Source: an optimization exercise on an open RTL-to-GDS flow (aim: small area and few clock cycles). Production flows keep margins and buffers that such runs may drop.
In this exercise RTL edits were held to simulation tests only and were not proved equivalent to the original.
No activity file was given, so power comes from the tool's default toggle rates.

### Clock wiring as the flow saved it

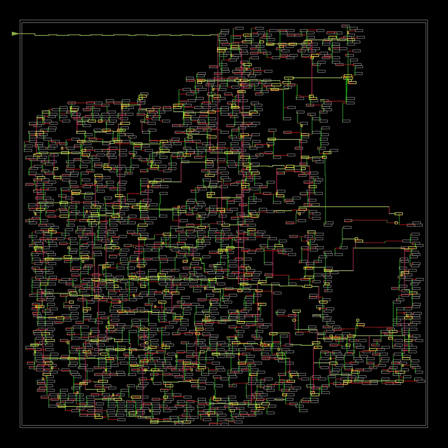
### Port wiring

(1 px per um)
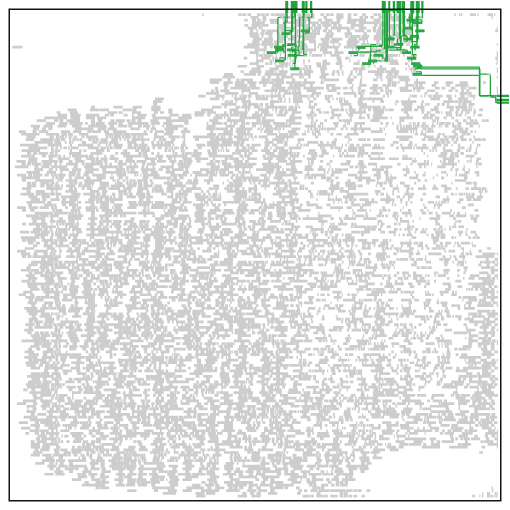
==> flow/design.v <==
	`default_nettype none	    
module alu (
	input  wire [31:0] in_0,   
	input  wire [31:0] in_1,   
	input  wire [3:0]	   op,	   
	output reg	[31:0] out,	   
	output reg				   of	   
);
	wire signed [31:0] s_in_0 = $signed(in_0);  
	wire signed [31:0] s_in_1 = $signed(in_1);  
	wire signed [31:0] s_out  = $signed(out);   
	always @(*) begin
		case (op)
			4'h1	 : begin  
				out	  = in_0 & in_1;
			end
			4'h2	 : begin  
				out	  = in_0 | in_1;
			end
			4'h3	 : begin  
				out	  = in_0 ^ in_1;
			end
			4'h4 : begin  
				out	  = in_0 + in_1;
			end
			4'h5 : begin  
				out	  = in_0 + in_1;
			end
			4'h6 : begin  
				out	  = in_0 - in_1;
			end
			4'h7 : begin  
				out	  = in_0 - in_1;
			end
			4'h8 : begin  
				out	  = in_0 >> in_1[4:0];
			end
			4'h9 : begin  
				out	  = in_0 << in_1[4:0];
			end
			default		 : begin  
				out	  = in_0;
			end
		endcase
	end
	always @(*) begin
		case (op)
			4'h4 : begin  
				if (((s_in_0 > 0) && (s_in_1 > 0) && (s_out < 0)) ||
					((s_in_0 < 0) && (s_in_1 < 0) && (s_out > 0))) begin
					of = 1'b1;
				end else begin
					of = 1'b0;
				end
			end
			4'h6 : begin  
				if (((s_in_0 < 0) && (s_in_1 > 0) && (s_out > 0)) ||
					((s_in_0 > 0) && (s_in_1 < 0) && (s_out < 0))) begin
					of = 1'b1;
				end else begin
					of = 1'b0;
				end
			end
			default		: begin  
				of = 1'b0;
			end
		endcase
	end
endmodule
module bus_if (
	input  wire				   clk,			    
	input  wire				   reset,		    
	input  wire				   stall,		    
	input  wire				   flush,		    
	output reg				   busy,		    
	input  wire [29:0] addr,		    
	input  wire				   as_,			    
	input  wire				   rw,			    
	input  wire [31:0] wr_data,		    
	output reg	[31:0] rd_data,		    
	input  wire [31:0] spm_rd_data,	    
	output wire [29:0] spm_addr,	    
	output reg				   spm_as_,		    
	output wire				   spm_rw,		    
	output wire [31:0] spm_wr_data,	    
	input  wire [31:0] bus_rd_data,	    
	input  wire				   bus_rdy_,	    
	input  wire				   bus_grnt_,	    
	output reg				   bus_req_,	    
	output reg	[29:0] bus_addr,	    
	output reg				   bus_as_,		    
	output reg				   bus_rw,		    
	output reg	[31:0] bus_wr_data	    
);
	reg	 [1:0]	   state;		    
	reg	 [31:0]		   rd_buf;		    
	wire [2:0]   s_index;		    
	assign s_index	   = addr[29:27];
	assign spm_addr	   = addr;
	assign spm_rw	   = rw;
	assign spm_wr_data = wr_data;
	always @(*) begin
		rd_data	 = 32'h0;
		spm_as_	 = 1'b1;
		busy	 = 1'b0;
		case (state)
			2'h0	 : begin  
				if ((flush == 1'b0) && (as_ == 1'b0)) begin
					if (s_index == 1) begin  
						if (stall == 1'b0) begin  
							spm_as_	 = 1'b0;
							if (rw == 1'b1) begin  
								rd_data	 = spm_rd_data;
							end
						end
					end else begin					    
						busy	 = 1'b1;
					end
				end
			end
			2'h1	 : begin  
				busy	 = 1'b1;
			end
			2'h2 : begin  
				if (bus_rdy_ == 1'b0) begin  
					if (rw == 1'b1) begin  
						rd_data	 = bus_rd_data;
					end
				end else begin					 
					busy	 = 1'b1;
				end
			end
			2'h3	 : begin  
				if (rw == 1'b1) begin  
					rd_data	 = rd_buf;
				end
			end
		endcase
	end
   always @(posedge clk or negedge reset) begin
		if (reset == 1'b0) begin
			state		<= 2'h0;
			bus_req_	<= 1'b1;
			bus_addr	<= 30'h0;
			bus_as_		<= 1'b1;
			bus_rw		<= 1'b1;
			bus_wr_data <= 32'h0;
			rd_buf		<= 32'h0;
		end else begin
			case (state)
				2'h0	 : begin  
					if ((flush == 1'b0) && (as_ == 1'b0)) begin 
						if (s_index != 1) begin  
							state		<= 2'h1;
							bus_req_	<= 1'b0;
							bus_addr	<= addr;
							bus_rw		<= rw;
							bus_wr_data <= wr_data;
						end
					end
				end
				2'h1	 : begin  
					if (bus_grnt_ == 1'b0) begin  
						state		<= 2'h2;
						bus_as_		<= 1'b0;
					end
				end
				2'h2 : begin  
					bus_as_		<= 1'b1;
					if (bus_rdy_ == 1'b0) begin  
						bus_req_	<= 1'b1;
						bus_addr	<= 30'h0;
						bus_rw		<= 1'b1;
						bus_wr_data <= 32'h0;
						if (bus_rw == 1'b1) begin  
							rd_buf		<= bus_rd_data;
						end
						if (stall == 1'b1) begin  
							state		<= 2'h3;
						end else begin				 
							state		<= 2'h0;
						end
					end
				end
				2'h3	 : begin  
					if (stall == 1'b0) begin  
						state		<= 2'h0;
					end
				end
			endcase
		end
	end
endmodule
module ctrl (
	input  wire					  clk,			 
	input  wire					  reset,		 
	input  wire [4:0]	  creg_rd_addr,  
	output reg	[31:0]	  creg_rd_data,  
	output reg	[0:0]  exe_mode,		 
	input  wire [8-1:0] irq,			 
	output reg					  int_detect,	 
	input  wire [29:0]	  id_pc,		 
	input  wire [29:0]	  mem_pc,		 
	input  wire					  mem_en,		 
	input  wire					  mem_br_flag,	 
	input  wire [1:0]	  mem_ctrl_op,	 
	input  wire [4:0]	  mem_dst_addr,  
	input  wire [2:0]	  mem_exp_code,  
	input  wire [31:0]	  mem_out,		 
	input  wire					  if_busy,		 
	input  wire					  ld_hazard,	 
	input  wire					  mem_busy,		 
	output wire					  if_stall,		 
	output wire					  id_stall,		 
	output wire					  ex_stall,		 
	output wire					  mem_stall,	 
	output wire					  if_flush,		 
	output wire					  id_flush,		 
	output wire					  ex_flush,		 
	output wire					  mem_flush,	 
	output reg	[29:0]	  new_pc		 
);
	reg							 int_en;		 
	reg	 [0:0]		 pre_exe_mode;	 
	reg							 pre_int_en;	 
	reg	 [29:0]			 epc;			 
	reg	 [29:0]			 exp_vector;	 
	reg	 [2:0]			 exp_code;		 
	reg							 dly_flag;		 
	reg	 [8-1:0]		 mask;			 
	reg [29:0]		  pre_pc;			 
	reg						  br_flag;			 
	wire   stall	 = if_busy | mem_busy;
	assign if_stall	 = stall | ld_hazard;
	assign id_stall	 = stall;
	assign ex_stall	 = stall;
	assign mem_stall = stall;
	reg	   flush;
	assign if_flush	 = flush;
	assign id_flush	 = flush | ld_hazard;
	assign ex_flush	 = flush;
	assign mem_flush = flush;
	always @(*) begin
		new_pc = 30'h0;
		flush  = 1'b0;
		if (mem_en == 1'b1) begin  
			if (mem_exp_code != 3'h0) begin		  
				new_pc = exp_vector;
				flush  = 1'b1;
			end else if (mem_ctrl_op == 2'h2) begin  
				new_pc = epc;
				flush  = 1'b1;
			end else if (mem_ctrl_op == 2'h1) begin  
				new_pc = mem_pc;
				flush  = 1'b1;
			end
		end
	end
	always @(*) begin
		if ((int_en == 1'b1) && ((|((~mask) & irq)) == 1'b1)) begin
			int_detect = 1'b1;
		end else begin
			int_detect = 1'b0;
		end
	end
	always @(*) begin
		case (creg_rd_addr)
		   5'h0	 : begin  
			   creg_rd_data = {{32-2{1'b0}}, int_en, exe_mode};
		   end
		   5'h1 : begin  
			   creg_rd_data = {{32-2{1'b0}}, 
							   pre_int_en, pre_exe_mode};
		   end
		   5'h2		 : begin  
			   creg_rd_data = {id_pc, 2'h0};
		   end
		   5'h3		 : begin  
			   creg_rd_data = {epc, 2'h0};
		   end
		   5'h4 : begin  
			   creg_rd_data = {exp_vector, 2'h0};
		   end
		   5'h5		 : begin  
			   creg_rd_data = {{32-1-3{1'b0}}, 
							   dly_flag, exp_code};
		   end
		   5'h6	 : begin  
			   creg_rd_data = {{32-8{1'b0}}, mask};
		   end
		   5'h7		 : begin  
			   creg_rd_data = {{32-8{1'b0}}, irq};
		   end
		   5'h1d	 : begin  
			   creg_rd_data = $unsigned(8192);
		   end
		   5'h1e	 : begin  
			   creg_rd_data = $unsigned(16384);
		   end
		   5'h1f	 : begin  
			   creg_rd_data = {8'd41, 8'd7, 
							   8'd1, 8'd0};
		   end
		   default				 : begin  
			   creg_rd_data = 32'h0;
		   end
		endcase
	end
	always @(posedge clk or negedge reset) begin
		if (reset == 1'b0) begin
			exe_mode	 <= 1'b0;
			int_en		 <= 1'b0;
			pre_exe_mode <= 1'b0;
			pre_int_en	 <= 1'b0;
			exp_code	 <= 3'h0;
			mask		 <= {8{1'b1}};
			dly_flag	 <= 1'b0;
			epc			 <= 30'h0;
			exp_vector	 <= 30'h0;
			pre_pc		 <= 30'h0;
			br_flag		 <= 1'b0;
		end else begin
			if ((mem_en == 1'b1) && (stall == 1'b0)) begin
				pre_pc		 <= mem_pc;
				br_flag		 <= mem_br_flag;
				if (mem_exp_code != 3'h0) begin		  
					exe_mode	 <= 1'b0;
					int_en		 <= 1'b0;
					pre_exe_mode <= exe_mode;
					pre_int_en	 <= int_en;
					exp_code	 <= mem_exp_code;
					dly_flag	 <= br_flag;
					epc			 <= pre_pc;
				end else if (mem_ctrl_op == 2'h2) begin  
					exe_mode	 <= pre_exe_mode;
					int_en		 <= pre_int_en;
				end else if (mem_ctrl_op == 2'h1) begin  
					case (mem_dst_addr)
						5'h0	  : begin  
							exe_mode	 <= mem_out[0];
							int_en		 <= mem_out[1];
						end
						5'h1 : begin  
							pre_exe_mode <= mem_out[0];
							pre_int_en	 <= mem_out[1];
						end
						5'h3		  : begin  
							epc			 <= mem_out[31:2];
						end
						5'h4 : begin  
							exp_vector	 <= mem_out[31:2];
						end
						5'h5	  : begin  
							dly_flag	 <= mem_out[3];
							exp_code	 <= mem_out[2:0];
						end
						5'h6	  : begin  
							mask		 <= mem_out[8-1:0];
						end
					endcase
				end
			end
		end
	end
endmodule
module decoder (
	input  wire [29:0]	 if_pc,			  
	input  wire [31:0]	 if_insn,		  
	input  wire					 if_en,			  
	input  wire [31:0]	 gpr_rd_data_0,  
	input  wire [31:0]	 gpr_rd_data_1,  
	output wire [4:0]	 gpr_rd_addr_0,  
	output wire [4:0]	 gpr_rd_addr_1,  
	input  wire					 id_en,			 
	input  wire [4:0]	 id_dst_addr,	 
	input  wire					 id_gpr_we_,	 
	input  wire [1:0]		 id_mem_op,		 
	input  wire					 ex_en,			 
	input  wire [4:0]	 ex_dst_addr,	 
	input  wire					 ex_gpr_we_,	 
	input  wire [31:0]	 ex_fwd_data,	 
	input  wire [31:0]	 mem_fwd_data,	 
	input  wire [0:0] exe_mode,		 
	input  wire [31:0]	 creg_rd_data,	 
	output wire [4:0]	 creg_rd_addr,	 
	output reg	[3:0]		 alu_op,		 
	output reg	[31:0]	 alu_in_0,		 
	output reg	[31:0]	 alu_in_1,		 
	output reg	[29:0]	 br_addr,		 
	output reg					 br_taken,		 
	output reg					 br_flag,		 
	output reg	[1:0]		 mem_op,		 
	output wire [31:0]	 mem_wr_data,	 
	output reg	[1:0]	 ctrl_op,		 
	output reg	[4:0]	 dst_addr,		 
	output reg					 gpr_we_,		 
	output reg	[2:0]	 exp_code,		 
	output reg					 ld_hazard		 
);
	wire [5:0]	op		= if_insn[31:26];	   
	wire [4:0]	ra_addr = if_insn[25:21];  
	wire [4:0]	rb_addr = if_insn[20:16];  
	wire [4:0]	rc_addr = if_insn[15:11];  
	wire [15:0]	imm		= if_insn[15:0];	   
	wire [31:0] imm_s = {{16{imm[15]}}, imm};
	wire [31:0] imm_u = {{16{1'b0}}, imm};
	assign gpr_rd_addr_0 = ra_addr;  
	assign gpr_rd_addr_1 = rb_addr;  
	assign creg_rd_addr	 = ra_addr;  
	reg			[31:0]	ra_data;						   
	wire signed [31:0]	s_ra_data = $signed(ra_data);	   
	reg			[31:0]	rb_data;						   
	wire signed [31:0]	s_rb_data = $signed(rb_data);	   
	assign mem_wr_data = rb_data;  
	wire [29:0] ret_addr  = if_pc + 1'b1;					  
	wire [29:0] br_target = if_pc + imm_s[29:0];  
	wire [29:0] jr_target = ra_data[31:2];		    
	always @(*) begin
		if ((id_en == 1'b1) && (id_gpr_we_ == 1'b0) && 
			(id_dst_addr == ra_addr)) begin
			ra_data = ex_fwd_data;	  
		end else if ((ex_en == 1'b1) && (ex_gpr_we_ == 1'b0) && 
					 (ex_dst_addr == ra_addr)) begin
			ra_data = mem_fwd_data;	  
		end else begin
			ra_data = gpr_rd_data_0;  
		end
		if ((id_en == 1'b1) && (id_gpr_we_ == 1'b0) && 
			(id_dst_addr == rb_addr)) begin
			rb_data = ex_fwd_data;	  
		end else if ((ex_en == 1'b1) && (ex_gpr_we_ == 1'b0) && 
					 (ex_dst_addr == rb_addr)) begin
			rb_data = mem_fwd_data;	  
		end else begin
			rb_data = gpr_rd_data_1;  
		end
	end
	always @(*) begin
		if ((id_en == 1'b1) && (id_mem_op == 2'h1) &&
			((id_dst_addr == ra_addr) || (id_dst_addr == rb_addr))) begin
			ld_hazard = 1'b1;   
		end else begin
			ld_hazard = 1'b0;  
		end
	end
	always @(*) begin
		alu_op	 = 4'h0;
		alu_in_0 = ra_data;
		alu_in_1 = rb_data;
		br_taken = 1'b0;
		br_flag	 = 1'b0;
		br_addr	 = {30{1'b0}};
		mem_op	 = 2'h0;
		ctrl_op	 = 2'h0;
		dst_addr = rb_addr;
		gpr_we_	 = 1'b1;
		exp_code = 3'h0;
		if (if_en == 1'b1) begin
			case (op)
				6'h00  : begin  
					alu_op	 = 4'h1;
					dst_addr = rc_addr;
					gpr_we_	 = 1'b0;
				end
				6'h01  : begin  
					alu_op	 = 4'h1;
					alu_in_1 = imm_u;
					gpr_we_	 = 1'b0;
				end
				6'h02	  : begin  
					alu_op	 = 4'h2;
					dst_addr = rc_addr;
					gpr_we_	 = 1'b0;
				end
				6'h03	  : begin  
					alu_op	 = 4'h2;
					alu_in_1 = imm_u;
					gpr_we_	 = 1'b0;
				end
				6'h04  : begin  
					alu_op	 = 4'h3;
					dst_addr = rc_addr;
					gpr_we_	 = 1'b0;
				end
				6'h05  : begin  
					alu_op	 = 4'h3;
					alu_in_1 = imm_u;
					gpr_we_	 = 1'b0;
				end
				6'h06 : begin  
					alu_op	 = 4'h4;
					dst_addr = rc_addr;
					gpr_we_	 = 1'b0;
				end
				6'h07 : begin  
					alu_op	 = 4'h4;
					alu_in_1 = imm_s;
					gpr_we_	 = 1'b0;
				end
				6'h08 : begin  
					alu_op	 = 4'h5;
					dst_addr = rc_addr;
					gpr_we_	 = 1'b0;
				end
				6'h09 : begin  
					alu_op	 = 4'h5;
					alu_in_1 = imm_s;
					gpr_we_	 = 1'b0;
				end
				6'h0a : begin  
					alu_op	 = 4'h6;
					dst_addr = rc_addr;
					gpr_we_	 = 1'b0;
				end
				6'h0b : begin  
					alu_op	 = 4'h7;
					dst_addr = rc_addr;
					gpr_we_	 = 1'b0;
				end
				6'h0c : begin  
					alu_op	 = 4'h8;
					dst_addr = rc_addr;
					gpr_we_	 = 1'b0;
				end
				6'h0d : begin  
					alu_op	 = 4'h8;
					alu_in_1 = imm_u;
					gpr_we_	 = 1'b0;
				end
				6'h0e : begin  
					alu_op	 = 4'h9;
					dst_addr = rc_addr;
					gpr_we_	 = 1'b0;
				end
				6'h0f : begin  
					alu_op	 = 4'h9;
					alu_in_1 = imm_u;
					gpr_we_	 = 1'b0;
				end
				6'h10	  : begin  
					br_addr	 = br_target;
					br_taken = (ra_data == rb_data) ? 1'b1 : 1'b0;
					br_flag	 = 1'b1;
				end
				6'h11	  : begin  
					br_addr	 = br_target;
					br_taken = (ra_data != rb_data) ? 1'b1 : 1'b0;
					br_flag	 = 1'b1;
				end
				6'h12  : begin  
					br_addr	 = br_target;
					br_taken = (s_ra_data < s_rb_data) ? 1'b1 : 1'b0;
					br_flag	 = 1'b1;
				end
				6'h13  : begin  
					br_addr	 = br_target;
					br_taken = (ra_data < rb_data) ? 1'b1 : 1'b0;
					br_flag	 = 1'b1;
				end
				6'h14	  : begin  
					br_addr	 = jr_target;
					br_taken = 1'b1;
					br_flag	 = 1'b1;
				end
				6'h15  : begin  
					alu_in_0 = {ret_addr, {2{1'b0}}};
					br_addr	 = jr_target;
					br_taken = 1'b1;
					br_flag	 = 1'b1;
					dst_addr = 5'd31;
					gpr_we_	 = 1'b0;
				end
				6'h16	  : begin  
					alu_op	 = 4'h5;
					alu_in_1 = imm_s;
					mem_op	 = 2'h1;
					gpr_we_	 = 1'b0;
				end
				6'h17	  : begin  
					alu_op	 = 4'h5;
					alu_in_1 = imm_s;
					mem_op	 = 2'h2;
				end
				6'h18  : begin  
					exp_code = 3'h5;
				end
				6'h19  : begin  
					if (exe_mode == 1'b0) begin
						alu_in_0 = creg_rd_data;
						gpr_we_	 = 1'b0;
					end else begin
						exp_code = 3'h6;
					end
				end
				6'h1a  : begin  
					if (exe_mode == 1'b0) begin
						ctrl_op	 = 2'h1;
					end else begin
						exp_code = 3'h6;
					end
				end
				6'h1b  : begin  
					if (exe_mode == 1'b0) begin
						ctrl_op	 = 2'h2;
					end else begin
						exp_code = 3'h6;
					end
				end
				default		  : begin  
					exp_code = 3'h2;
				end
			endcase
		end
	end
endmodule
module ex_reg (
	input  wire				   clk,			    
	input  wire				   reset,		    
	input  wire [31:0] alu_out,		    
	input  wire				   alu_of,		    
	input  wire				   stall,		    
	input  wire				   flush,		    
	input  wire				   int_detect,	    
	input  wire [29:0] id_pc,		    
	input  wire				   id_en,		    
	input  wire				   id_br_flag,	    
	input  wire [1:0]	   id_mem_op,	    
	input  wire [31:0] id_mem_wr_data,  
	input  wire [1:0]   id_ctrl_op,	    
	input  wire [4:0]  id_dst_addr,	    
	input  wire				   id_gpr_we_,	    
	input  wire [2:0]   id_exp_code,	    
	output reg	[29:0] ex_pc,		    
	output reg				   ex_en,		    
	output reg				   ex_br_flag,	    
	output reg	[1:0]	   ex_mem_op,	    
	output reg	[31:0] ex_mem_wr_data,  
	output reg	[1:0]   ex_ctrl_op,	    
	output reg	[4:0]  ex_dst_addr,	    
	output reg				   ex_gpr_we_,	    
	output reg	[2:0]   ex_exp_code,	    
	output reg	[31:0] ex_out		    
);
	always @(posedge clk or negedge reset) begin
		if (reset == 1'b0) begin 
			ex_pc		   <= 30'h0;
			ex_en		   <= 1'b0;
			ex_br_flag	   <= 1'b0;
			ex_mem_op	   <= 2'h0;
			ex_mem_wr_data <= 32'h0;
			ex_ctrl_op	   <= 2'h0;
			ex_dst_addr	   <= 5'd0;
			ex_gpr_we_	   <= 1'b1;
			ex_exp_code	   <= 3'h0;
			ex_out		   <= 32'h0;
		end else begin
			if (stall == 1'b0) begin 
				if (flush == 1'b1) begin				   
					ex_pc		   <= 30'h0;
					ex_en		   <= 1'b0;
					ex_br_flag	   <= 1'b0;
					ex_mem_op	   <= 2'h0;
					ex_mem_wr_data <= 32'h0;
					ex_ctrl_op	   <= 2'h0;
					ex_dst_addr	   <= 5'd0;
					ex_gpr_we_	   <= 1'b1;
					ex_exp_code	   <= 3'h0;
					ex_out		   <= 32'h0;
				end else if (int_detect == 1'b1) begin  
					ex_pc		   <= id_pc;
					ex_en		   <= id_en;
					ex_br_flag	   <= id_br_flag;
					ex_mem_op	   <= 2'h0;
					ex_mem_wr_data <= 32'h0;
					ex_ctrl_op	   <= 2'h0;
					ex_dst_addr	   <= 5'd0;
					ex_gpr_we_	   <= 1'b1;
					ex_exp_code	   <= 3'h1;
					ex_out		   <= 32'h0;
				end else if (alu_of == 1'b1) begin	   
					ex_pc		   <= id_pc;
					ex_en		   <= id_en;
					ex_br_flag	   <= id_br_flag;
					ex_mem_op	   <= 2'h0;
					ex_mem_wr_data <= 32'h0;
					ex_ctrl_op	   <= 2'h0;
					ex_dst_addr	   <= 5'd0;
					ex_gpr_we_	   <= 1'b1;
					ex_exp_code	   <= 3'h3;
					ex_out		   <= 32'h0;
				end else begin							   
					ex_pc		   <= id_pc;
					ex_en		   <= id_en;
					ex_br_flag	   <= id_br_flag;
					ex_mem_op	   <= id_mem_op;
					ex_mem_wr_data <= id_mem_wr_data;
					ex_ctrl_op	   <= id_ctrl_op;
					ex_dst_addr	   <= id_dst_addr;
					ex_gpr_we_	   <= id_gpr_we_;
					ex_exp_code	   <= id_exp_code;
					ex_out		   <= alu_out;
				end
			end
		end
	end
endmodule
module ex_stage (
	input  wire				   clk,			    
	input  wire				   reset,		    
	input  wire				   stall,		    
	input  wire				   flush,		    
	input  wire				   int_detect,	    
	output wire [31:0] fwd_data,	    
	input  wire [29:0] id_pc,		    
	input  wire				   id_en,		    
	input  wire [3:0]	   id_alu_op,	    
	input  wire [31:0] id_alu_in_0,	    
	input  wire [31:0] id_alu_in_1,	    
	input  wire				   id_br_flag,	    
	input  wire [1:0]	   id_mem_op,	    
	input  wire [31:0] id_mem_wr_data,  
	input  wire [1:0]   id_ctrl_op,	    
	input  wire [4:0]  id_dst_addr,	    
	input  wire				   id_gpr_we_,	    
	input  wire [2:0]   id_exp_code,	    
	output wire [29:0] ex_pc,		    
	output wire				   ex_en,		    
	output wire				   ex_br_flag,	    
	output wire [1:0]	   ex_mem_op,	    
	output wire [31:0] ex_mem_wr_data,  
	output wire [1:0]   ex_ctrl_op,	    
	output wire [4:0]  ex_dst_addr,	    
	output wire				   ex_gpr_we_,	    
	output wire [2:0]   ex_exp_code,	    
	output wire [31:0] ex_out		    
);
	wire [31:0]		   alu_out;		    
	wire					   alu_of;		    
	assign fwd_data = alu_out;
	alu alu (
		.in_0			(id_alu_in_0),	   
		.in_1			(id_alu_in_1),	   
		.op				(id_alu_op),	   
		.out			(alu_out),		   
		.of				(alu_of)		   
	);
	ex_reg ex_reg (
		.clk			(clk),			   
		.reset			(reset),		   
		.alu_out		(alu_out),		   
		.alu_of			(alu_of),		   
		.stall			(stall),		   
		.flush			(flush),		   
		.int_detect		(int_detect),	   
		.id_pc			(id_pc),		   
		.id_en			(id_en),		   
		.id_br_flag		(id_br_flag),	   
		.id_mem_op		(id_mem_op),	   
		.id_mem_wr_data (id_mem_wr_data),  
		.id_ctrl_op		(id_ctrl_op),	   
		.id_dst_addr	(id_dst_addr),	   
		.id_gpr_we_		(id_gpr_we_),	   
		.id_exp_code	(id_exp_code),	   
		.ex_pc			(ex_pc),		   
		.ex_en			(ex_en),		   
		.ex_br_flag		(ex_br_flag),	   
		.ex_mem_op		(ex_mem_op),	   
		.ex_mem_wr_data (ex_mem_wr_data),  
		.ex_ctrl_op		(ex_ctrl_op),	   
		.ex_dst_addr	(ex_dst_addr),	   
		.ex_gpr_we_		(ex_gpr_we_),	   
		.ex_exp_code	(ex_exp_code),	   
		.ex_out			(ex_out)		   
	);
endmodule
module gpr (
	input  wire				   clk,				    
	input  wire				   reset,			    
	input  wire [4:0]  rd_addr_0,		    
	output wire [31:0] rd_data_0,		    
	input  wire [4:0]  rd_addr_1,		    
	output wire [31:0] rd_data_1,		    
	input  wire				   we_,				    
	input  wire [4:0]  wr_addr,			    
	input  wire [31:0] wr_data			    
);
	wire [31:0]		   regs [32-1:0];
	genvar					   i;
	assign rd_data_0 = ((we_ == 1'b0) && (wr_addr == rd_addr_0)) ? 
					   wr_data : regs[rd_addr_0];
	assign rd_data_1 = ((we_ == 1'b0) && (wr_addr == rd_addr_1)) ? 
					   wr_data : regs[rd_addr_1];
	generate
		for (i = 0; i < 32; i = i + 1) begin : g_reg
			reg [31:0] r;
			assign regs[i] = r;
			always @ (posedge clk or negedge reset) begin
				if (reset == 1'b0) begin
					r <= 32'h0;
				end else if ((we_ == 1'b0) && (wr_addr == i)) begin
					r <= wr_data;
				end
			end
		end
	endgenerate
endmodule 
module id_reg (
	input  wire				   clk,			    
	input  wire				   reset,		    
	input  wire [3:0]	   alu_op,		    
	input  wire [31:0] alu_in_0,	    
	input  wire [31:0] alu_in_1,	    
	input  wire				   br_flag,		    
	input  wire [1:0]	   mem_op,		    
	input  wire [31:0] mem_wr_data,	    
	input  wire [1:0]   ctrl_op,		    
	input  wire [4:0]  dst_addr,	    
	input  wire				   gpr_we_,		    
	input  wire [2:0]   exp_code,	    
	input  wire				   stall,		    
	input  wire				   flush,		    
	input  wire [29:0] if_pc,		    
	input  wire				   if_en,		    
	output reg	[29:0] id_pc,		    
	output reg				   id_en,		    
	output reg	[3:0]	   id_alu_op,	    
	output reg	[31:0] id_alu_in_0,	    
	output reg	[31:0] id_alu_in_1,	    
	output reg				   id_br_flag,	    
	output reg	[1:0]	   id_mem_op,	    
	output reg	[31:0] id_mem_wr_data,  
	output reg	[1:0]   id_ctrl_op,	    
	output reg	[4:0]  id_dst_addr,	    
	output reg				   id_gpr_we_,	    
	output reg [2:0]	   id_exp_code	    
);
	always @(posedge clk or negedge reset) begin
		if (reset == 1'b0) begin 
			id_pc		   <= 30'h0;
			id_en		   <= 1'b0;
			id_alu_op	   <= 4'h0;
			id_alu_in_0	   <= 32'h0;
			id_alu_in_1	   <= 32'h0;
			id_br_flag	   <= 1'b0;
			id_mem_op	   <= 2'h0;
			id_mem_wr_data <= 32'h0;
			id_ctrl_op	   <= 2'h0;
			id_dst_addr	   <= 5'd0;
			id_gpr_we_	   <= 1'b1;
			id_exp_code	   <= 3'h0;
		end else begin
			if (stall == 1'b0) begin 
				if (flush == 1'b1) begin  
				   id_pc		  <= 30'h0;
				   id_en		  <= 1'b0;
				   id_alu_op	  <= 4'h0;
				   id_alu_in_0	  <= 32'h0;
				   id_alu_in_1	  <= 32'h0;
				   id_br_flag	  <= 1'b0;
				   id_mem_op	  <= 2'h0;
				   id_mem_wr_data <= 32'h0;
				   id_ctrl_op	  <= 2'h0;
				   id_dst_addr	  <= 5'd0;
				   id_gpr_we_	  <= 1'b1;
				   id_exp_code	  <= 3'h0;
				end else begin				 
				   id_pc		  <= if_pc;
				   id_en		  <= if_en;
				   id_alu_op	  <= alu_op;
				   id_alu_in_0	  <= alu_in_0;
				   id_alu_in_1	  <= alu_in_1;
				   id_br_flag	  <= br_flag;
				   id_mem_op	  <= mem_op;
				   id_mem_wr_data <= mem_wr_data;
				   id_ctrl_op	  <= ctrl_op;
				   id_dst_addr	  <= dst_addr;
				   id_gpr_we_	  <= gpr_we_;
				   id_exp_code	  <= exp_code;
				end
			end
		end
	end
endmodule
module id_stage (
	input  wire					 clk,			  
	input  wire					 reset,			  
	input  wire [31:0]	 gpr_rd_data_0,	  
	input  wire [31:0]	 gpr_rd_data_1,	  
	output wire [4:0]	 gpr_rd_addr_0,	  
	output wire [4:0]	 gpr_rd_addr_1,	  
	input  wire					 ex_en,			 
	input  wire [31:0]	 ex_fwd_data,	  
	input  wire [4:0]	 ex_dst_addr,	  
	input  wire					 ex_gpr_we_,	  
	input  wire [31:0]	 mem_fwd_data,	  
	input  wire [0:0] exe_mode,		  
	input  wire [31:0]	 creg_rd_data,	  
	output wire [4:0]	 creg_rd_addr,	  
	input  wire					 stall,			  
	input  wire					 flush,			  
	output wire [29:0]	 br_addr,		  
	output wire					 br_taken,		  
	output wire					 ld_hazard,		  
	input  wire [29:0]	 if_pc,			  
	input  wire [31:0]	 if_insn,		  
	input  wire					 if_en,			  
	output wire [29:0]	 id_pc,			  
	output wire					 id_en,			  
	output wire [3:0]		 id_alu_op,		  
	output wire [31:0]	 id_alu_in_0,	  
	output wire [31:0]	 id_alu_in_1,	  
	output wire					 id_br_flag,	  
	output wire [1:0]		 id_mem_op,		  
	output wire [31:0]	 id_mem_wr_data,  
	output wire [1:0]	 id_ctrl_op,	  
	output wire [4:0]	 id_dst_addr,	  
	output wire					 id_gpr_we_,	  
	output wire [2:0]	 id_exp_code	  
);
	wire  [3:0]			 alu_op;		  
	wire  [31:0]		 alu_in_0;		  
	wire  [31:0]		 alu_in_1;		  
	wire						 br_flag;		  
	wire  [1:0]			 mem_op;		  
	wire  [31:0]		 mem_wr_data;	  
	wire  [1:0]			 ctrl_op;		  
	wire  [4:0]			 dst_addr;		  
	wire						 gpr_we_;		  
	wire  [2:0]			 exp_code;		  
	decoder decoder (
		.if_pc			(if_pc),		   
		.if_insn		(if_insn),		   
		.if_en			(if_en),		   
		.gpr_rd_data_0	(gpr_rd_data_0),   
		.gpr_rd_data_1	(gpr_rd_data_1),   
		.gpr_rd_addr_0	(gpr_rd_addr_0),   
		.gpr_rd_addr_1	(gpr_rd_addr_1),   
		.id_en			(id_en),		   
		.id_dst_addr	(id_dst_addr),	   
		.id_gpr_we_		(id_gpr_we_),	   
		.id_mem_op		(id_mem_op),	   
		.ex_en			(ex_en),		   
		.ex_fwd_data	(ex_fwd_data),	   
		.ex_dst_addr	(ex_dst_addr),	   
		.ex_gpr_we_		(ex_gpr_we_),	   
		.mem_fwd_data	(mem_fwd_data),	   
		.exe_mode		(exe_mode),		   
		.creg_rd_data	(creg_rd_data),	   
		.creg_rd_addr	(creg_rd_addr),	   
		.alu_op			(alu_op),		   
		.alu_in_0		(alu_in_0),		   
		.alu_in_1		(alu_in_1),		   
		.br_addr		(br_addr),		   
		.br_taken		(br_taken),		   
		.br_flag		(br_flag),		   
		.mem_op			(mem_op),		   
		.mem_wr_data	(mem_wr_data),	   
		.ctrl_op		(ctrl_op),		   
		.dst_addr		(dst_addr),		   
		.gpr_we_		(gpr_we_),		   
		.exp_code		(exp_code),		   
		.ld_hazard		(ld_hazard)		   
	);
	id_reg id_reg (
		.clk			(clk),			   
		.reset			(reset),		   
		.alu_op			(alu_op),		   
		.alu_in_0		(alu_in_0),		   
		.alu_in_1		(alu_in_1),		   
		.br_flag		(br_flag),		   
		.mem_op			(mem_op),		   
		.mem_wr_data	(mem_wr_data),	   
		.ctrl_op		(ctrl_op),		   
		.dst_addr		(dst_addr),		   
		.gpr_we_		(gpr_we_),		   
		.exp_code		(exp_code),		   
		.stall			(stall),		   
		.flush			(flush),		   
		.if_pc			(if_pc),		   
		.if_en			(if_en),		   
		.id_pc			(id_pc),		   
		.id_en			(id_en),		   
		.id_alu_op		(id_alu_op),	   
		.id_alu_in_0	(id_alu_in_0),	   
		.id_alu_in_1	(id_alu_in_1),	   
		.id_br_flag		(id_br_flag),	   
		.id_mem_op		(id_mem_op),	   
		.id_mem_wr_data (id_mem_wr_data),  
		.id_ctrl_op		(id_ctrl_op),	   
		.id_dst_addr	(id_dst_addr),	   
		.id_gpr_we_		(id_gpr_we_),	   
		.id_exp_code	(id_exp_code)	   
	);
endmodule
module if_reg (
	input  wire				   clk,		    
	input  wire				   reset,	    
	input  wire [31:0] insn,	    
	input  wire				   stall,	    
	input  wire				   flush,	    
	input  wire [29:0] new_pc,	    
	input  wire				   br_taken,    
	input  wire [29:0] br_addr,	    
	output reg	[29:0] if_pc,	    
	output reg	[31:0] if_insn,	    
	output reg				   if_en	    
);
	always @(posedge clk or negedge reset) begin
		if (reset == 1'b0) begin 
			if_pc	<= 30'h0;
			if_insn <= 32'h0;
			if_en	<= 1'b0;
		end else begin
			if (stall == 1'b0) begin 
				if (flush == 1'b1) begin				 
					if_pc	<= new_pc;
					if_insn <= 32'h0;
					if_en	<= 1'b0;
				end else if (br_taken == 1'b1) begin  
					if_pc	<= br_addr;
					if_insn <= insn;
					if_en	<= 1'b1;
				end else begin							 
					if_pc	<= if_pc + 1'd1;
					if_insn <= insn;
					if_en	<= 1'b1;
				end
			end
		end
	end
endmodule
module if_stage (
	input  wire				   clk,			 
	input  wire				   reset,		 
	input  wire [31:0] spm_rd_data,  
	output wire [29:0] spm_addr,	 
	output wire				   spm_as_,		 
	output wire				   spm_rw,		 
	output wire [31:0] spm_wr_data,  
	input  wire [31:0] bus_rd_data,  
	input  wire				   bus_rdy_,	 
	input  wire				   bus_grnt_,	 
	output wire				   bus_req_,	 
	output wire [29:0] bus_addr,	 
	output wire				   bus_as_,		 
	output wire				   bus_rw,		 
	output wire [31:0] bus_wr_data,  
	input  wire				   stall,		 
	input  wire				   flush,		 
	input  wire [29:0] new_pc,		 
	input  wire				   br_taken,	 
	input  wire [29:0] br_addr,		 
	output wire				   busy,		 
	output wire [29:0] if_pc,		 
	output wire [31:0] if_insn,		 
	output wire				   if_en		 
);
	wire [31:0]		   insn;		 
	bus_if bus_if (
		.clk		 (clk),					 
		.reset		 (reset),				 
		.stall		 (stall),				 
		.flush		 (flush),				 
		.busy		 (busy),				 
		.addr		 (if_pc),				 
		.as_		 (1'b0),			 
		.rw			 (1'b1),				 
		.wr_data	 (32'h0),		 
		.rd_data	 (insn),				 
		.spm_rd_data (spm_rd_data),			 
		.spm_addr	 (spm_addr),			 
		.spm_as_	 (spm_as_),				 
		.spm_rw		 (spm_rw),				 
		.spm_wr_data (spm_wr_data),			 
		.bus_rd_data (bus_rd_data),			 
		.bus_rdy_	 (bus_rdy_),			 
		.bus_grnt_	 (bus_grnt_),			 
		.bus_req_	 (bus_req_),			 
		.bus_addr	 (bus_addr),			 
		.bus_as_	 (bus_as_),				 
		.bus_rw		 (bus_rw),				 
		.bus_wr_data (bus_wr_data)			 
	);
	if_reg if_reg (
		.clk		 (clk),					 
		.reset		 (reset),				 
		.insn		 (insn),				 
		.stall		 (stall),				 
		.flush		 (flush),				 
		.new_pc		 (new_pc),				 
		.br_taken	 (br_taken),			 
		.br_addr	 (br_addr),				 
		.if_pc		 (if_pc),				 
		.if_insn	 (if_insn),				 
		.if_en		 (if_en)				 
	);
endmodule
module mem_ctrl (
	input  wire				   ex_en,		    
	input  wire [1:0]	   ex_mem_op,	    
	input  wire [31:0] ex_mem_wr_data,  
	input  wire [31:0] ex_out,		    
	input  wire [31:0] rd_data,		    
	output wire [29:0] addr,		    
	output reg				   as_,			    
	output reg				   rw,			    
	output wire [31:0] wr_data,		    
	output reg [31:0]  out	 ,		    
	output reg				   miss_align	    
);
	wire [1:0]	 offset;		    
	assign wr_data = ex_mem_wr_data;		    
	assign addr	   = ex_out[31:2];	    
	assign offset  = ex_out[1:0];    
	always @(*) begin
		miss_align = 1'b0;
		out		   = 32'h0;
		as_		   = 1'b1;
		rw		   = 1'b1;
		if (ex_en == 1'b1) begin
			case (ex_mem_op)
				2'h1 : begin  
					if (offset == 2'b00) begin  
						out			= rd_data;
						as_		   = 1'b0;
					end else begin						    
						miss_align	= 1'b1;
					end
				end
				2'h2 : begin  
					if (offset == 2'b00) begin  
						rw			= 1'b0;
						as_		   = 1'b0;
					end else begin						    
						miss_align	= 1'b1;
					end
				end
				default		: begin  
					out			= ex_out;
				end
			endcase
		end
	end
endmodule
module mem_reg (
	input  wire				   clk,			  
	input  wire				   reset,		  
	input  wire [31:0] out,			  
	input  wire				   miss_align,	  
	input  wire				   stall,		  
	input  wire				   flush,		  
	input  wire [29:0] ex_pc,		  
	input  wire				   ex_en,		  
	input  wire				   ex_br_flag,	  
	input  wire [1:0]   ex_ctrl_op,	  
	input  wire [4:0]  ex_dst_addr,	  
	input  wire				   ex_gpr_we_,	  
	input  wire [2:0]   ex_exp_code,	  
	output reg	[29:0] mem_pc,		  
	output reg				   mem_en,		  
	output reg				   mem_br_flag,	  
	output reg	[1:0]   mem_ctrl_op,	  
	output reg	[4:0]  mem_dst_addr,  
	output reg				   mem_gpr_we_,	  
	output reg	[2:0]   mem_exp_code,  
	output reg	[31:0] mem_out		  
);
	always @(posedge clk or negedge reset) begin
		if (reset == 1'b0) begin	 
			mem_pc		 <= 30'h0;
			mem_en		 <= 1'b0;
			mem_br_flag	 <= 1'b0;
			mem_ctrl_op	 <= 2'h0;
			mem_dst_addr <= 5'h0;
			mem_gpr_we_	 <= 1'b1;
			mem_exp_code <= 3'h0;
			mem_out		 <= 32'h0;
		end else begin
			if (stall == 1'b0) begin 
				if (flush == 1'b1) begin				   
					mem_pc		 <= 30'h0;
					mem_en		 <= 1'b0;
					mem_br_flag	 <= 1'b0;
					mem_ctrl_op	 <= 2'h0;
					mem_dst_addr <= 5'h0;
					mem_gpr_we_	 <= 1'b1;
					mem_exp_code <= 3'h0;
					mem_out		 <= 32'h0;
				end else if (miss_align == 1'b1) begin  
					mem_pc		 <= ex_pc;
					mem_en		 <= ex_en;
					mem_br_flag	 <= ex_br_flag;
					mem_ctrl_op	 <= 2'h0;
					mem_dst_addr <= 5'h0;
					mem_gpr_we_	 <= 1'b1;
					mem_exp_code <= 3'h4;
					mem_out		 <= 32'h0;
				end else begin							   
					mem_pc		 <= ex_pc;
					mem_en		 <= ex_en;
					mem_br_flag	 <= ex_br_flag;
					mem_ctrl_op	 <= ex_ctrl_op;
					mem_dst_addr <= ex_dst_addr;
					mem_gpr_we_	 <= ex_gpr_we_;
					mem_exp_code <= ex_exp_code;
					mem_out		 <= out;
				end
			end
		end
	end
endmodule
module mem_stage (
	input  wire				   clk,			    
	input  wire				   reset,		    
	input  wire				   stall,		    
	input  wire				   flush,		    
	output wire				   busy,		    
	output wire [31:0] fwd_data,	    
	input  wire [31:0] spm_rd_data,	    
	output wire [29:0] spm_addr,	    
	output wire				   spm_as_,		    
	output wire				   spm_rw,		    
	output wire [31:0] spm_wr_data,	    
	input  wire [31:0] bus_rd_data,	    
	input  wire				   bus_rdy_,	    
	input  wire				   bus_grnt_,	    
	output wire				   bus_req_,	    
	output wire [29:0] bus_addr,	    
	output wire				   bus_as_,		    
	output wire				   bus_rw,		    
	output wire [31:0] bus_wr_data,	    
	input  wire [29:0] ex_pc,		    
	input  wire				   ex_en,		    
	input  wire				   ex_br_flag,	    
	input  wire [1:0]	   ex_mem_op,	    
	input  wire [31:0] ex_mem_wr_data,  
	input  wire [1:0]   ex_ctrl_op,	    
	input  wire [4:0]  ex_dst_addr,	    
	input  wire				   ex_gpr_we_,	    
	input  wire [2:0]   ex_exp_code,	    
	input  wire [31:0] ex_out,		    
	output wire [29:0] mem_pc,		    
	output wire				   mem_en,		    
	output wire				   mem_br_flag,	    
	output wire [1:0]   mem_ctrl_op,	    
	output wire [4:0]  mem_dst_addr,    
	output wire				   mem_gpr_we_,	    
	output wire [2:0]   mem_exp_code,    
	output wire [31:0] mem_out		    
);
	wire [31:0]		   rd_data;		    
	wire [29:0]		   addr;		    
	wire					   as_;			    
	wire					   rw;			    
	wire [31:0]		   wr_data;		    
	wire [31:0]		   out;			    
	wire					   miss_align;	    
	assign fwd_data	 = out;
	mem_ctrl mem_ctrl (
		.ex_en			(ex_en),			    
		.ex_mem_op		(ex_mem_op),		    
		.ex_mem_wr_data (ex_mem_wr_data),	    
		.ex_out			(ex_out),			    
		.rd_data		(rd_data),			    
		.addr			(addr),				    
		.as_			(as_),				    
		.rw				(rw),				    
		.wr_data		(wr_data),			    
		.out			(out),				    
		.miss_align		(miss_align)		    
	);
	bus_if bus_if (
		.clk		 (clk),					    
		.reset		 (reset),				    
		.stall		 (stall),				    
		.flush		 (flush),				    
		.busy		 (busy),				    
		.addr		 (addr),				    
		.as_		 (as_),					    
		.rw			 (rw),					    
		.wr_data	 (wr_data),				    
		.rd_data	 (rd_data),				    
		.spm_rd_data (spm_rd_data),			    
		.spm_addr	 (spm_addr),			    
		.spm_as_	 (spm_as_),				    
		.spm_rw		 (spm_rw),				    
		.spm_wr_data (spm_wr_data),			    
		.bus_rd_data (bus_rd_data),			    
		.bus_rdy_	 (bus_rdy_),			    
		.bus_grnt_	 (bus_grnt_),			    
		.bus_req_	 (bus_req_),			    
		.bus_addr	 (bus_addr),			    
		.bus_as_	 (bus_as_),				    
		.bus_rw		 (bus_rw),				    
		.bus_wr_data (bus_wr_data)			    
	);
	mem_reg mem_reg (
		.clk		  (clk),				    
		.reset		  (reset),				    
		.out		  (out),				    
		.miss_align	  (miss_align),			    
		.stall		  (stall),				    
		.flush		  (flush),				    
		.ex_pc		  (ex_pc),				    
		.ex_en		  (ex_en),				    
		.ex_br_flag	  (ex_br_flag),			    
		.ex_ctrl_op	  (ex_ctrl_op),			    
		.ex_dst_addr  (ex_dst_addr),		    
		.ex_gpr_we_	  (ex_gpr_we_),			    
		.ex_exp_code  (ex_exp_code),		    
		.mem_pc		  (mem_pc),				    
		.mem_en		  (mem_en),				    
		.mem_br_flag  (mem_br_flag),		    
		.mem_ctrl_op  (mem_ctrl_op),		    
		.mem_dst_addr (mem_dst_addr),		    
		.mem_gpr_we_  (mem_gpr_we_),		    
		.mem_exp_code (mem_exp_code),		    
		.mem_out	  (mem_out)				    
	);
endmodule
module cpu (
	input  wire					  clk,			    
	input  wire					  reset,		    
	input  wire [31:0]	  if_bus_rd_data,   
	input  wire					  if_bus_rdy_,	    
	input  wire					  if_bus_grnt_,	    
	output wire					  if_bus_req_,	    
	output wire [29:0]	  if_bus_addr,	    
	output wire					  if_bus_as_,	    
	output wire					  if_bus_rw,	    
	output wire [31:0]	  if_bus_wr_data,   
	input  wire [31:0]	  mem_bus_rd_data,  
	input  wire					  mem_bus_rdy_,	    
	input  wire					  mem_bus_grnt_,    
	output wire					  mem_bus_req_,	    
	output wire [29:0]	  mem_bus_addr,	    
	output wire					  mem_bus_as_,	    
	output wire					  mem_bus_rw,	    
	output wire [31:0]	  mem_bus_wr_data,  
	input  wire [31:0]	  if_spm_rd_data,   
	output wire [11:0]	  if_spm_addr,	    
	output wire					  if_spm_as_,	    
	output wire					  if_spm_rw,	    
	output wire [31:0]	  if_spm_wr_data,   
	input  wire [31:0]	  mem_spm_rd_data,  
	output wire [11:0]	  mem_spm_addr,	    
	output wire					  mem_spm_as_,	    
	output wire					  mem_spm_rw,	    
	output wire [31:0]	  mem_spm_wr_data,  
	input  wire [8-1:0] cpu_irq		    
);
	wire [29:0]			 if_pc;			  
	wire [31:0]			 if_insn;		  
	wire						 if_en;			  
	wire [29:0]			 id_pc;			  
	wire						 id_en;			  
	wire [3:0]			 id_alu_op;		  
	wire [31:0]			 id_alu_in_0;	  
	wire [31:0]			 id_alu_in_1;	  
	wire						 id_br_flag;	  
	wire [1:0]			 id_mem_op;		  
	wire [31:0]			 id_mem_wr_data;  
	wire [1:0]			 id_ctrl_op;	  
	wire [4:0]			 id_dst_addr;	  
	wire						 id_gpr_we_;	  
	wire [2:0]			 id_exp_code;	  
	wire [29:0]			 ex_pc;			  
	wire						 ex_en;			  
	wire						 ex_br_flag;	  
	wire [1:0]			 ex_mem_op;		  
	wire [31:0]			 ex_mem_wr_data;  
	wire [1:0]			 ex_ctrl_op;	  
	wire [4:0]			 ex_dst_addr;	  
	wire						 ex_gpr_we_;	  
	wire [2:0]			 ex_exp_code;	  
	wire [31:0]			 ex_out;		  
	wire [29:0]			 mem_pc;		  
	wire						 mem_en;		  
	wire						 mem_br_flag;	  
	wire [1:0]			 mem_ctrl_op;	  
	wire [4:0]			 mem_dst_addr;	  
	wire						 mem_gpr_we_;	  
	wire [2:0]			 mem_exp_code;	  
	wire [31:0]			 mem_out;		  
	wire						 if_stall;		  
	wire						 id_stall;		  
	wire						 ex_stall;		  
	wire						 mem_stall;		  
	wire						 if_flush;		  
	wire						 id_flush;		  
	wire						 ex_flush;		  
	wire						 mem_flush;		  
	wire						 if_busy;		  
	wire						 mem_busy;		  
	wire [29:0]			 new_pc;		  
	wire [29:0]			 br_addr;		  
	wire						 br_taken;		  
	wire						 ld_hazard;		  
	wire [31:0]			 gpr_rd_data_0;	  
	wire [31:0]			 gpr_rd_data_1;	  
	wire [4:0]			 gpr_rd_addr_0;	  
	wire [4:0]			 gpr_rd_addr_1;	  
	wire [0:0]		 exe_mode;		  
	wire [31:0]			 creg_rd_data;	  
	wire [4:0]			 creg_rd_addr;	  
	wire						 int_detect;	   
	wire [29:0]			 if_spm_addr_w;	   
	wire [29:0]			 mem_spm_addr_w;   
	wire [31:0]			 ex_fwd_data;	   
	wire [31:0]			 mem_fwd_data;	   
	if_stage if_stage (
		.clk			(clk),				 
		.reset			(reset),			 
		.spm_rd_data	(if_spm_rd_data),	 
		.spm_addr		(if_spm_addr_w),		 
		.spm_as_		(if_spm_as_),		 
		.spm_rw			(if_spm_rw),		 
		.spm_wr_data	(if_spm_wr_data),	 
		.bus_rd_data	(if_bus_rd_data),	 
		.bus_rdy_		(if_bus_rdy_),		 
		.bus_grnt_		(if_bus_grnt_),		 
		.bus_req_		(if_bus_req_),		 
		.bus_addr		(if_bus_addr),		 
		.bus_as_		(if_bus_as_),		 
		.bus_rw			(if_bus_rw),		 
		.bus_wr_data	(if_bus_wr_data),	 
		.stall			(if_stall),			 
		.flush			(if_flush),			 
		.new_pc			(new_pc),			 
		.br_taken		(br_taken),			 
		.br_addr		(br_addr),			 
		.busy			(if_busy),			 
		.if_pc			(if_pc),			 
		.if_insn		(if_insn),			 
		.if_en			(if_en)				 
	);
	id_stage id_stage (
		.clk			(clk),				 
		.reset			(reset),			 
		.gpr_rd_data_0	(gpr_rd_data_0),	 
		.gpr_rd_data_1	(gpr_rd_data_1),	 
		.gpr_rd_addr_0	(gpr_rd_addr_0),	 
		.gpr_rd_addr_1	(gpr_rd_addr_1),	 
		.ex_en			(ex_en),			 
		.ex_fwd_data	(ex_fwd_data),		 
		.ex_dst_addr	(ex_dst_addr),		 
		.ex_gpr_we_		(ex_gpr_we_),		 
		.mem_fwd_data	(mem_fwd_data),		 
		.exe_mode		(exe_mode),			 
		.creg_rd_data	(creg_rd_data),		 
		.creg_rd_addr	(creg_rd_addr),		 
	   .stall		   (id_stall),		    
		.flush			(id_flush),			 
		.br_addr		(br_addr),			 
		.br_taken		(br_taken),			 
		.ld_hazard		(ld_hazard),		 
		.if_pc			(if_pc),			 
		.if_insn		(if_insn),			 
		.if_en			(if_en),			 
		.id_pc			(id_pc),			 
		.id_en			(id_en),			 
		.id_alu_op		(id_alu_op),		 
		.id_alu_in_0	(id_alu_in_0),		 
		.id_alu_in_1	(id_alu_in_1),		 
		.id_br_flag		(id_br_flag),		 
		.id_mem_op		(id_mem_op),		 
		.id_mem_wr_data (id_mem_wr_data),	 
		.id_ctrl_op		(id_ctrl_op),		 
		.id_dst_addr	(id_dst_addr),		 
		.id_gpr_we_		(id_gpr_we_),		 
		.id_exp_code	(id_exp_code)		 
	);
	ex_stage ex_stage (
		.clk			(clk),				 
		.reset			(reset),			 
		.stall			(ex_stall),			 
		.flush			(ex_flush),			 
		.int_detect		(int_detect),		 
		.fwd_data		(ex_fwd_data),		 
		.id_pc			(id_pc),			 
		.id_en			(id_en),			 
		.id_alu_op		(id_alu_op),		 
		.id_alu_in_0	(id_alu_in_0),		 
		.id_alu_in_1	(id_alu_in_1),		 
		.id_br_flag		(id_br_flag),		 
		.id_mem_op		(id_mem_op),		 
		.id_mem_wr_data (id_mem_wr_data),	 
		.id_ctrl_op		(id_ctrl_op),		 
		.id_dst_addr	(id_dst_addr),		 
		.id_gpr_we_		(id_gpr_we_),		 
		.id_exp_code	(id_exp_code),		 
		.ex_pc			(ex_pc),			 
		.ex_en			(ex_en),			 
		.ex_br_flag		(ex_br_flag),		 
		.ex_mem_op		(ex_mem_op),		 
		.ex_mem_wr_data (ex_mem_wr_data),	 
		.ex_ctrl_op		(ex_ctrl_op),		 
		.ex_dst_addr	(ex_dst_addr),		 
		.ex_gpr_we_		(ex_gpr_we_),		 
		.ex_exp_code	(ex_exp_code),		 
		.ex_out			(ex_out)			 
	);
	mem_stage mem_stage (
		.clk			(clk),				 
		.reset			(reset),			 
		.stall			(mem_stall),		 
		.flush			(mem_flush),		 
		.busy			(mem_busy),			 
		.fwd_data		(mem_fwd_data),		 
		.spm_rd_data	(mem_spm_rd_data),	 
		.spm_addr		(mem_spm_addr_w),		 
		.spm_as_		(mem_spm_as_),		 
		.spm_rw			(mem_spm_rw),		 
		.spm_wr_data	(mem_spm_wr_data),	 
		.bus_rd_data	(mem_bus_rd_data),	 
		.bus_rdy_		(mem_bus_rdy_),		 
		.bus_grnt_		(mem_bus_grnt_),	 
		.bus_req_		(mem_bus_req_),		 
		.bus_addr		(mem_bus_addr),		 
		.bus_as_		(mem_bus_as_),		 
		.bus_rw			(mem_bus_rw),		 
		.bus_wr_data	(mem_bus_wr_data),	 
		.ex_pc			(ex_pc),			 
		.ex_en			(ex_en),			 
		.ex_br_flag		(ex_br_flag),		 
		.ex_mem_op		(ex_mem_op),		 
		.ex_mem_wr_data (ex_mem_wr_data),	 
		.ex_ctrl_op		(ex_ctrl_op),		 
		.ex_dst_addr	(ex_dst_addr),		 
		.ex_gpr_we_		(ex_gpr_we_),		 
		.ex_exp_code	(ex_exp_code),		 
		.ex_out			(ex_out),			 
		.mem_pc			(mem_pc),			 
		.mem_en			(mem_en),			 
		.mem_br_flag	(mem_br_flag),		 
		.mem_ctrl_op	(mem_ctrl_op),		 
		.mem_dst_addr	(mem_dst_addr),		 
		.mem_gpr_we_	(mem_gpr_we_),		 
		.mem_exp_code	(mem_exp_code),		 
		.mem_out		(mem_out)			 
	);
	ctrl ctrl (
		.clk			(clk),				 
		.reset			(reset),			 
		.creg_rd_addr	(creg_rd_addr),		 
		.creg_rd_data	(creg_rd_data),		 
		.exe_mode		(exe_mode),			 
		.irq			(cpu_irq),			 
		.int_detect		(int_detect),		 
		.id_pc			(id_pc),			 
		.mem_pc			(mem_pc),			 
		.mem_en			(mem_en),			 
		.mem_br_flag	(mem_br_flag),		 
		.mem_ctrl_op	(mem_ctrl_op),		 
		.mem_dst_addr	(mem_dst_addr),		 
		.mem_exp_code	(mem_exp_code),		 
		.mem_out		(mem_out),			 
		.if_busy		(if_busy),			 
		.ld_hazard		(ld_hazard),		 
		.mem_busy		(mem_busy),			 
		.if_stall		(if_stall),			 
		.id_stall		(id_stall),			 
		.ex_stall		(ex_stall),			 
		.mem_stall		(mem_stall),		 
		.if_flush		(if_flush),			 
		.id_flush		(id_flush),			 
		.ex_flush		(ex_flush),			 
		.mem_flush		(mem_flush),		 
		.new_pc			(new_pc)			 
	);
	gpr gpr (
		.clk	   (clk),					 
		.reset	   (reset),					 
		.rd_addr_0 (gpr_rd_addr_0),			 
		.rd_data_0 (gpr_rd_data_0),			 
		.rd_addr_1 (gpr_rd_addr_1),			 
		.rd_data_1 (gpr_rd_data_1),			 
		.we_	   (mem_gpr_we_),			 
		.wr_addr   (mem_dst_addr),			 
		.wr_data   (mem_out)				 
	);
	assign if_spm_addr	= if_spm_addr_w[11:0];
	assign mem_spm_addr = mem_spm_addr_w[11:0];
endmodule
==> flow/run.sh <==
#!/bin/bash
# synth_recipe.tcl (not shown) runs the flow's synth.tcl, then flattens the netlist and writes it again
# the make line also repeats each setting of config.mk as NAME=value (left out here)
make -C /OpenROAD-flow-scripts/flow DESIGN_CONFIG=/design/flow/config.mk WORK_HOME=/design/flow/orfs CLKGATE_MAP_FILE= SYNTH_SCRIPT=/design/flow/synth_recipe.tcl finish
==> flow/config.mk <==
export PLATFORM = sky130hd
export DESIGN_NAME = cpu
export DESIGN_NICKNAME = cpu
export VERILOG_FILES = /design/flow/design.v
export SDC_FILE = /design/flow/constraint.sdc
export NUM_CORES = 4
export LEC_CHECK = 0
export CAP_MARGIN = 20
export CORE_MARGIN = 2
export CORE_UTILIZATION = 40
export SLEW_MARGIN = 20
==> flow/constraint.sdc <==
create_clock -name core_clock -period 12.0 [get_ports {clk}]
set_input_delay 2.4000 -clock core_clock [delete_from_list [all_inputs] [get_ports {clk}]]
set_output_delay 2.4000 -clock core_clock [all_outputs]
set_load 0.01 [all_outputs]
==> flow_metrics.env <==
export IMPL_power_density_nw_per_um2=286
export IMPL_synth_edff_count=0
export IMPL_slowest_delay_ns=0.84
export IMPL_largest_reg_flops=1024
export IMPL_initial_utilization_pct=40.2
export IMPL_wire_per_inst_um=40.1
export IMPL_route_met2_wl_um=207000
export IMPL_worstMarginPinSlew_ns=1.41
export IMPL_drt_iter0_markers=14800
export IMPL_syn_avg_cell_area_um2=10.2
export IMPL_die_area_um2=240000
export IMPL_crit_cells=27
export IMPL_outcome="complete, no violations"
export IMPL_holdPathEnd="if_stage.bus_if.bus_addr[2]"
export IMPL_nets=9535
export IMPL_ys_flop_type="dfrtp_1"
export IMPL_cts_root_buf="clkbuf_16"
export IMPL_postCtsSetupBuffers=0
export IMPL_arrival_ns=9.97
export IMPL_ys_ff_latch=1688
export IMPL_synth_top_area_share_pct=44.3
export IMPL_met3_wirelength_um=67900
export IMPL_cp_common_cell="nand2_1"
export IMPL_netlist_instances=9278
export IMPL_path_clk_slew_ns=0.06
export IMPL_critical_path_buf_inv_count=2
export IMPL_grt_pass1_vias=84300
export IMPL_routed_wl_um=503000
export IMPL_cts_tree="built"
export IMPL_synth_simple_area_share_pct=10.2
export IMPL_synth_top_family_by_area="compound AO/OA/AOI/OAI gates"
export IMPL_yosysSeqAreaShare_pct=44.7
export IMPL_crit_start="id_stage.id_reg.id_alu_op[3]"
export IMPL_regMostFlops="gpr.g.r"
export IMPL_clk_latency_ns=0.91
export IMPL_hold_violations=0
export IMPL_peakVddDrop_uv=241
export IMPL_synth_most_common_cell="dfrtp_1"
export IMPL_rows=178
export IMPL_cp_slowest_cell="a21oi_1"
export IMPL_grt_pass1_wl_um=689000
export IMPL_ys_top_cells_by_area="dfrtp_1, mux2_2, a22oi_1, nand2_1, a22o_1"
export IMPL_ant_nets=0
export IMPL_whs_ns=0.479
export IMPL_maxCapViolCount=0
export IMPL_dr_pass1_iters=11
export IMPL_grt_ovfl_total=0
export IMPL_use_met3_pct=15.1
export IMPL_synthAdderAreaFrac_pct=2.20
export IMPL_grt_use_total_pct=40.4
export IMPL_power_leakage_nw=48.9
export IMPL_synth_common_cells="dfrtp_1, mux2_2, a22oi_1, nand2_1, clkbuf_1"
export IMPL_die_h_um=490
export IMPL_synthMuxAreaShare_pct=16.4
export IMPL_drive_above_1_share_pct=22.4
export IMPL_slew_violations=0
export IMPL_synthArstFlopShare_pct=100
export IMPL_place_hpwl_um=323000
export IMPL_core_region_area_um2=235000
export IMPL_tns_ns=0
export IMPL_postCtsHoldBufs=0
export IMPL_viasPerCell=7.04
export IMPL_gr_usage_met2_pct=57.8
export IMPL_rr_endpoint="if_stage.if_reg.if_pc[4]"
export IMPL_synth_compound_area_share_pct=20.4
export IMPL_cp_end_kind="register"
export IMPL_r2r_slack_ns=2.83
export IMPL_antenna_found_initial=32
export IMPL_met1_length_um=176000
export IMPL_gp_congestion=1.04
export IMPL_synthesis_area_um2=94500
export IMPL_synthDistinctLibCells=94
export IMPL_path_delay_family="simple AND/OR/NAND/NOR gates"
export IMPL_top_layer_used="met5"
export IMPL_rr_startpoint="id_stage.id_reg.id_alu_op[3]"
export IMPL_h_tree_depth=4
export IMPL_grt_max_degree=182
export IMPL_synth_xor_area_share_pct=1.18
export IMPL_clock_path_buffers=3
export IMPL_grt_busiest_layer="met2"
Notes on 'Clock wiring as the flow saved it' above:
CTS Buf Count: 188
total clock sinks: 1,688

Notes on 'Port wiring' above:
[green] if_bus_addr | direction: output | end cells: 30 | buffers: 30 | wire: 1,660 um
io pins: 364
input/output buffers: 297

-- cell type report --
type | count | area (um^2)
clock inverters | 66 | 1030
flip-flops and latches | 1688 | 42300
diodes | 21 | 52.6
fillers | 22000 | 127000
clock buffers | 277 | 5440
well taps | 3150 | 3940
repair buffers | 651 | 5900
inverters | 159 | 597
multi-input cells | 6540 | 48700
-- per-stage QoR --
| stage | cell area, um^2 | cells | total power, mW | utilization, % | setup slack (ns) |
|---|---|---|---|---|---|
| after detailed placement | 101000 | 12200 | 23.7 | 43.1 | 2.55 |
| final | 108000 | 12600 | 30.9 | 45.9 | 2.83 |
| after floorplan | 94800 | 9342 | 15.8 | - | 4.67 |
| after CTS | 108000 | 12500 | 29.9 | 45.8 | 3.09 |
| after global placement | 101000 | 12200 | 23.7 | 43.0 | 2.52 |
| after global routing | 108000 | 12500 | 31.4 | 45.9 | 2.53 |
-- report_power, final --
part	internal, mW	leakage (nW)	switching [mW]
Combinational	4.75	22.8	11.7
Clock	3.53	3.16	2.61
Sequential	6.82	22.9	1.48
Total	15.1	48.9	15.8

## afterwards: timing with drivers on the ports
In the flow no input, the clock included, has a driving cell. The finished layout below was timed again as built, in two steps.
Step 1 sets driving cells, clkbuf_16 on the clock port and buf_2 on the other inputs (assumed; they add their load-dependent delay and slew).
Step 2 moves the port delays by t, midway between the first and last clock arrival at a register: inputs arrive t later, outputs are due t later. That takes back most of the time a late clock gives input paths.
a / b / c = no drivers / after step 1 / after step 2; a / b = the first two.
t, ns: 0.968
slack for setup (ns): 2.829 / 2.829 / 2.481
worst setup path at the end: input to register
slew at the worst register clock pin (ns): 0.07 / 0.07
worst slew at a driven data input, ns: 0.11
After both steps this run still meets setup and hold. For this run, drivers alone change the setup slack by 0.000 ns; drivers and shift together by -0.348 ns.
